This design comes from an exercise in tuning for small area, a short achievable clock period and few clock cycles on the open sky130 flow, not from production work.
In this exercise RTL edits were held to simulation tests only and were not proved equivalent to the original.

==> flow/design.v <==
module afu_user #(ADDR_LMT = 20, MDATA = 14, CACHE_WIDTH = 512) 
(
   input                   clk,                
   input                   reset_n,                  
   output [ADDR_LMT-1:0]   rd_req_addr,           
   output [MDATA-1:0] 	   rd_req_mdata,            
   output reg              rd_req_en,             
   input                   rd_req_almostfull,           
   input                   rd_rsp_valid,       
   input [MDATA-1:0] 	   rd_rsp_mdata,            
   input [CACHE_WIDTH-1:0] rd_rsp_data,           
   output [ADDR_LMT-1:0]    wr_req_addr,           
   output [MDATA-1:0] 	    wr_req_mdata,            
   output [CACHE_WIDTH-1:0] wr_req_data,    
   output reg               wr_req_en,             
   input                    wr_req_almostfull,           
   input                    wr_rsp0_valid,       
   input [MDATA-1:0] 	    wr_rsp0_mdata,            
   input                    wr_rsp1_valid,       
   input [MDATA-1:0] 	    wr_rsp1_mdata,            
   input                    start,                
   output reg               done          
);
   reg addr_cnt_inc;
   reg addr_cnt_clr;
   assign rd_req_mdata = 0;            
   assign wr_req_mdata = 0;            
   reg [31:0] addr_cnt;
   always @ (posedge clk) begin
      if(!reset_n) 
	addr_cnt <= 0;
      else 
        if(addr_cnt_inc) 
          addr_cnt <= addr_cnt + 1;
	else if(addr_cnt_clr)
	  addr_cnt <= 'd0;
   end   
   assign rd_req_addr = addr_cnt;           
   assign wr_req_addr = addr_cnt;           
   wire [31:0] num_clines;
   assign num_clines = 32'd1;
   wire [511:0] w_cacheline_cells;
   reg [511:0] out_result;
   wire w_done;
   reg 	t_start;
   assign wr_req_data = out_result;
   reg [95:0] rd_line;
   wire [31:0] opa = rd_line[95:64];
   wire [31:0] opb = rd_line[63:32];
   wire [32:0] op_sum  = {1'b0, opa} + {1'b0, opb};
   wire [32:0] op_diff = {1'b0, opa} - {1'b0, opb};
   wire [63:0] op_prod = opa * opb;
   wire [31:0] op_quot = (opb == 32'd0) ? 32'hFFFF_FFFF : opa / opb;
   wire [31:0] op_rem  = (opb == 32'd0) ? opa : opa % opb;
   localparam [5:0]
     FSM_IDLE   = 5'd0,
     FSM_RD_REQ = 5'd1,
     FSM_RD_RSP = 5'd2,
     FSM_TEST_1 = 5'd3,
     FSM_TEST_2 = 5'd4,
     FSM_TEST_3 = 5'd5,
     FSM_TEST_4 = 5'd6,
     FSM_TEST_5 = 5'd7,
     FSM_WR_REQ = 5'd8,
     FSM_WR_RSP = 5'd9,
     FSM_DONE   = 5'd10;
   reg [4:0] fsm_cs, fsm_ns; 
   reg [31:0] r_cnt,n_cnt;
   always @ (posedge clk) begin
      if(!reset_n) fsm_cs <= FSM_IDLE;
      else         fsm_cs <= fsm_ns; 
   end
   always@(posedge clk)
     r_cnt <= (!reset_n) ? 'd0 : n_cnt;
   always @ * begin
      fsm_ns = fsm_cs;
      addr_cnt_inc = 1'b0;
      addr_cnt_clr = 1'b0;
      rd_req_en = 1'b0;             
      wr_req_en = 1'b0;             
      done = 1'b0;          
      t_start = 1'b0;
      n_cnt = r_cnt;
      case(fsm_cs)
         FSM_IDLE: begin
            if(start) begin
               fsm_ns = FSM_RD_REQ;
            end
         end
         FSM_RD_REQ: begin
               if(!rd_req_almostfull) begin           
                  rd_req_en = 1'b1;             
                  fsm_ns = FSM_RD_RSP;
               end
         end
         FSM_RD_RSP: 
	   begin
              if(rd_rsp_valid) 
		begin
                     if(rd_rsp_data[31:0] == 32'd1)begin
                               fsm_ns = FSM_TEST_1;
                     end
                     else if(rd_rsp_data[31:0] == 32'd2)begin
                               fsm_ns = FSM_TEST_2;
                     end
                     else if(rd_rsp_data[31:0] == 32'd3)begin
                               fsm_ns = FSM_TEST_3;
                     end
		     else if(rd_rsp_data[31:0] == 32'd4)begin
                               fsm_ns = FSM_TEST_4;
                     end
		     else if(rd_rsp_data[31:0] == 32'd5)begin
                               fsm_ns = FSM_TEST_5;
                     end
		  end
	   end
         FSM_TEST_1:
          begin
              fsm_ns = FSM_WR_REQ;
          end
         FSM_TEST_2:
          begin
              fsm_ns = FSM_WR_REQ;
          end
         FSM_TEST_3:
          begin
              fsm_ns = FSM_WR_REQ;
          end
         FSM_TEST_4:
          begin
              fsm_ns = FSM_WR_REQ;
          end
         FSM_TEST_5:
          begin
              fsm_ns = FSM_WR_REQ;
          end
         FSM_WR_REQ: 
	  begin
             if(!wr_req_almostfull)
              begin
              wr_req_en = 1'b1;     
              fsm_ns = FSM_WR_RSP; 
              end
          end
	FSM_WR_RSP:
	  begin
	     if(wr_rsp0_valid | wr_rsp1_valid)
	       begin
		  fsm_ns = FSM_DONE; 
	       end
	  end
        FSM_DONE: 
	  begin
             done   = 1'b1;      
             fsm_ns = FSM_DONE;  
          end
      endcase
   end
   always @ (posedge clk) begin
      if(fsm_cs == FSM_RD_RSP && rd_rsp_valid)
        rd_line <= rd_rsp_data[95:0];
      case(fsm_cs)
        FSM_TEST_1: out_result <= {479'd0, op_sum};
        FSM_TEST_2: out_result <= {{480{op_diff[32]}}, op_diff[31:0]};
        FSM_TEST_3: out_result <= {448'd0, op_prod};
        FSM_TEST_4: out_result <= {480'd0, op_quot};
        FSM_TEST_5: out_result <= {480'd0, op_rem};
        default: ;
      endcase
   end
endmodule
==> flow/run.sh <==
#!/bin/bash
# synth_recipe.tcl (not shown) runs the flow's synth.tcl, then flattens the netlist and writes it again
# the make line also repeats each setting of config.mk as NAME=value (left out here)
make -C /OpenROAD-flow-scripts/flow DESIGN_CONFIG=/design/flow/config.mk WORK_HOME=/design/flow/orfs CLKGATE_MAP_FILE= SYNTH_SCRIPT=/design/flow/synth_recipe.tcl finish
==> flow/config.mk <==
export PLATFORM = sky130hd
export DESIGN_NAME = afu_user
export DESIGN_NICKNAME = afu_user
export VERILOG_FILES = /design/flow/design.v
export SDC_FILE = /design/flow/constraint.sdc
export NUM_CORES = 8
export LEC_CHECK = 0
export CAP_MARGIN = 20
export CORE_MARGIN = 2
export CORE_UTILIZATION = 40
export SLEW_MARGIN = 20
==> flow/constraint.sdc <==
create_clock -name core_clock -period 80.0 [get_ports {clk}]
set_input_delay 16.0000 -clock core_clock [delete_from_list [all_inputs] [get_ports {clk}]]
set_output_delay 16.0000 -clock core_clock [all_outputs]
set_load 0.01 [all_outputs]
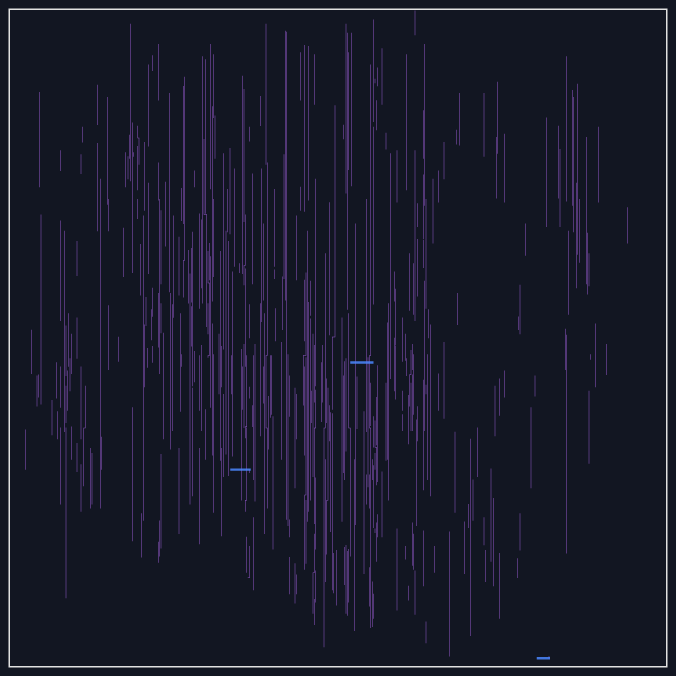
metal_stack.png
(1.5 px per µm) Two of the layers only.
Key: met5 = blue [wire length 33.1 µm]; met4 = purple [wire length 20.6 mm]
routed len/inst: 24.0 µm
Routed Wire Length: 332000 µm

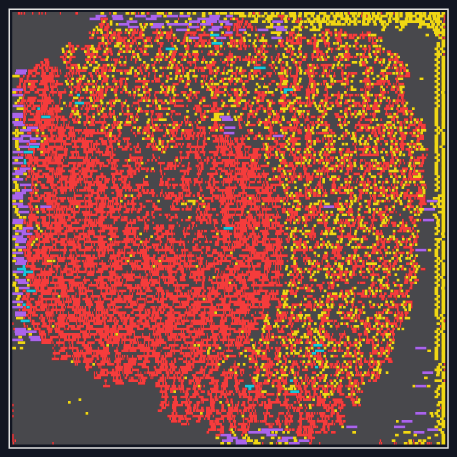
cell_classes.png
(1 px per µm) Fill, decap, tap and diode cells in gray.
Key: all other logic = red [cells 8711, share of their area 73%]; other buffers and delay cells = yellow [cells 2449, share of their area 22%]; flip-flops = purple [cells 133, share of their area 4.4%]; clock drivers and dummy loads = cyan [cells 32, share of their area 0.63%]
area of the placeable core: 187000 µm²
total number of placement rows: 159
final design area excluding fillers: 94000 µm²
register fraction of the total cell area: 4.21%
core occupancy in the finished layout: 50.2%

==> flow_metrics.tcl <==
set metrics [dict create \
    worst-r2r-setup-slack_ps 3090 \
    timing.critical_path.from_type "register" \
    cts_root_buf "sky130_fd_sc_hd__clkbuf_16" \
    grtUsageMet1_pct 44.9 \
    r2r-start "rd_line[32]" \
    yosysUniqueCellTypes 115 \
    grt_util_all_layers_pct 34.2 \
    synth_edf_count 129 \
    min_delay_worst_endpoint "fsm_cs[2]" \
    area_delta_synth_final_pct 25.2 \
    worstRegToRegCells 333 \
    worst_slew_margin_relative_to_its_limit_pct 24.3 \
    number_of_standard_cells_after_synthesis 9697 \
    synth_top_area_share_pct 24.0 \
    synth_warnings 1 \
    drt-initial-drc-count 7122 \
    num-nets-final 13600 \
    report.final.slew_viol_count 0 \
    run_status "finished clean" \
    drtPass1Iterations 6 \
    numClockSinks 133 \
    synthArstFlopShare_pct 0 \
    clock_skews_ps 66.1 \
    dpl-instance-area_um2 93100 \
    die_area_um2 191000 \
    top_usage_layer "met2" \
    tightestPinTransition_ps 1130 \
    worst_setup_path_class "register to register" \
    drc 0 \
    synth_area_um2 75100 \
    cp_max_fo 23 \
    critPathCapture "out_result[26]" \
    tcrit_tclk_final_pct 96.1 \
    final_layout_size_suffix_gt1_share_pct 18.6 \
    final-setup-viol-count 0 \
    netlist.top_cell.by_area "sky130_fd_sc_hd__fa_1" \
    initial_core_util_pct 40.1 \
    use_met2_pct 53.0 \
    ys_dominant_reg_cell "sky130_fd_sc_hd__edfxtp_1" \
    timing.critical_path.mode_cell "sky130_fd_sc_hd__buf_4" \
    final_critical_path_time_including_i_o_delays_and_setup_ps 76910 \
    globalRouteOverflowTotal 0 \
    drtAntennaViolNets 0 \
    achievable_freq_mhz 13.0 \
    die-width_um 437 \
    count_of_hold_fix_buffers_inserted_at_cts 0 \
    clock_transition_at_the_registers_of_the_reported_paths_ps 70 \
    rsz_0062_raised_after_global_routing "no" \
    first_global_vias 77400 \
    synth_sequential_area_ratio_pct 5.26 \
    dr_total_vias 78300 \
    grtUsageMet3_pct 6.68 \
    viasPerCell 5.66 \
    synth_most_common_cell "sky130_fd_sc_hd__nand2_1" \
    timing.critical_path.slowest_stage_cell "sky130_fd_sc_hd__o41ai_1" \
    maxCapViolations 0 \
    fp.dieH_um 437 \
    hold_viol 0 \
    critPathCaptureType "register" \
    place_congestion 1.03 \
    timing.hold.worst.class "register to register" \
    ys_ff_latch 133 \
    cts_max_level 4 \
    holdPathStages 2 \
]
Testbench counts, summed over its fixed seeds: cycles 4,788.
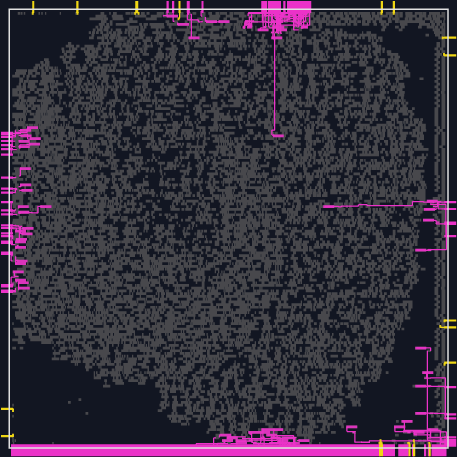
port_nets.png
(1 px per µm)
Key: rd_rsp_data = magenta [bits 512, direction input, edge 430 south, 43 north, 25 west, 14 east, end cells 79, wire 3020 µm]; wr_req_addr = yellow [bits 20, direction output, edge 7 north, 6 south, 5 east, 2 west, end cells 20, wire 75.7 µm]
number of top-level pins: 1145
count of buffers inserted at the top-level ports: 618

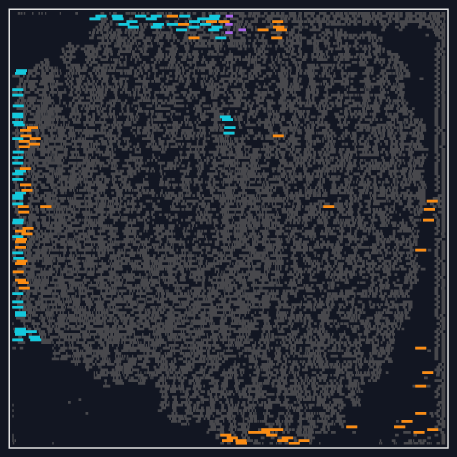
registers.png
(1 px per µm) Other cells in gray.
Key: out_result = cyan [sequential cells 65]; fsm_cs = purple [sequential cells 4, where north]; rd_line = orange [sequential cells 64, where widely spread]
area of all sequential standard cells: 3950 µm²

-- layout make-up --
| type | instances | area [µm²] |
|---|---|---|
| repair buffers | 2449 | 20000 |
| diodes | 8 | 20.0 |
| inverters | 1233 | 4630 |
| flip-flops and latches | 133 | 3950 |
| multi-input cells | 7478 | 61700 |
| clock inverters | 14 | 141 |
| fillers | 18300 | 93200 |
| well taps | 2495 | 3120 |
| clock buffers | 18 | 429 |
-- state kept, by name, summed over array words and instances, names as in the netlist --
| register | cells |
|---|---|
| fsm_cs | 4 |
| rd_line | 64 |
| out_result | 65 |
-- routing by layer --
| metal | part of all wire, % | up-vias |
|---|---|---|
| met4 | 6.2 | 6 |
| met1 | 41 | 38100 |
| met3 | 9.9 | 794 |
| met5 | 0.0099 | - |
| met2 | 43 | 3951 |
| li1 | - | 35400 |
-- metrics by stage --
step / hold WS [ps] / setup WS [ps] / instances
CTS: 622 / 243 / 13800
finish: 626 / 3090 / 13800
global route: 667 / 35.0 / 13800
floorplan: 507 / 9390 / 9764
global placement: 586 / 62.8 / 13800
detailed placement: 609 / 5.30 / 13800
-- kinds of logic (layout without fill, tap and decap cells) --
kind of cell               count (synthesis)  in the layout  share of synthesized area, %
AOI/OAI and AO/OA                       2151           2151                          19.1
xor gates and xnor gates                 395            395                          4.61
adders and majority gates               1757           1757                          38.3
buffers and inverters                   2153           3714                          13.4
DFF                                      133            133                          5.26
muxes                                     97             97                          1.38
other                                      1             76                       0.00499
and+or+nand+nor                         3010           3010                          18.0
-- cells in the final DEF, fill, tap and decap left out, drive strengths merged, types with 152 or more instances in the layout --
cell	instances
nor3	206
a21oi	516
nor2	709
nand2	1334
inv	1225
clkdlybuf4s50	618
o21ai	423
buf	1831
ha	858
fa	899
o21a	179
xnor2	243
xor2	152
a21o	231
-- worst max-delay path, delay by kind of cell, from the launching register on --
kind	cells	cell delay [ps]
flops	1	520
compound gates	161	38980
simple gates	78	14750
fa+ha+maj	32	9490
mux	7	2490
buf+inv	54	10040
xor+xnor	1	180
-- repair_timing --
action	in CTS	in global routing
setup endpoints to repair	24	32
pin swaps	0	1
gates resized for setup	5	51
buffers inserted	0	5

==> afterwards: timing with drivers on the ports <==
Ports are ideal in the flow. The routed layout listed here was re-timed in OpenROAD.
Step 1 assumes that a clkbuf_16 drives the clock port and a buf_2 every other input.
Step 2 adds t to the input delays and takes it off the output delays; t is the mean of the earliest and latest rising clock arrival at the registers after step 1. Input paths then give back, and output paths get back, about the clock's delay inside the block.
Three values: no drivers, after step 1, after step 2; two values: the first two.
t (ns): 0.662
setup WS [ns]: 3.093 / 3.093 / 3.093
hold WS [ns]: 0.626 / 0.626 / 0.626
slew at the worst register clock pin (ns): 0.15 / 0.15
After both steps setup and hold are still met in this run. The setup slack of this run moves by 0.000 ns with the drivers and by 0.000 ns with both steps.
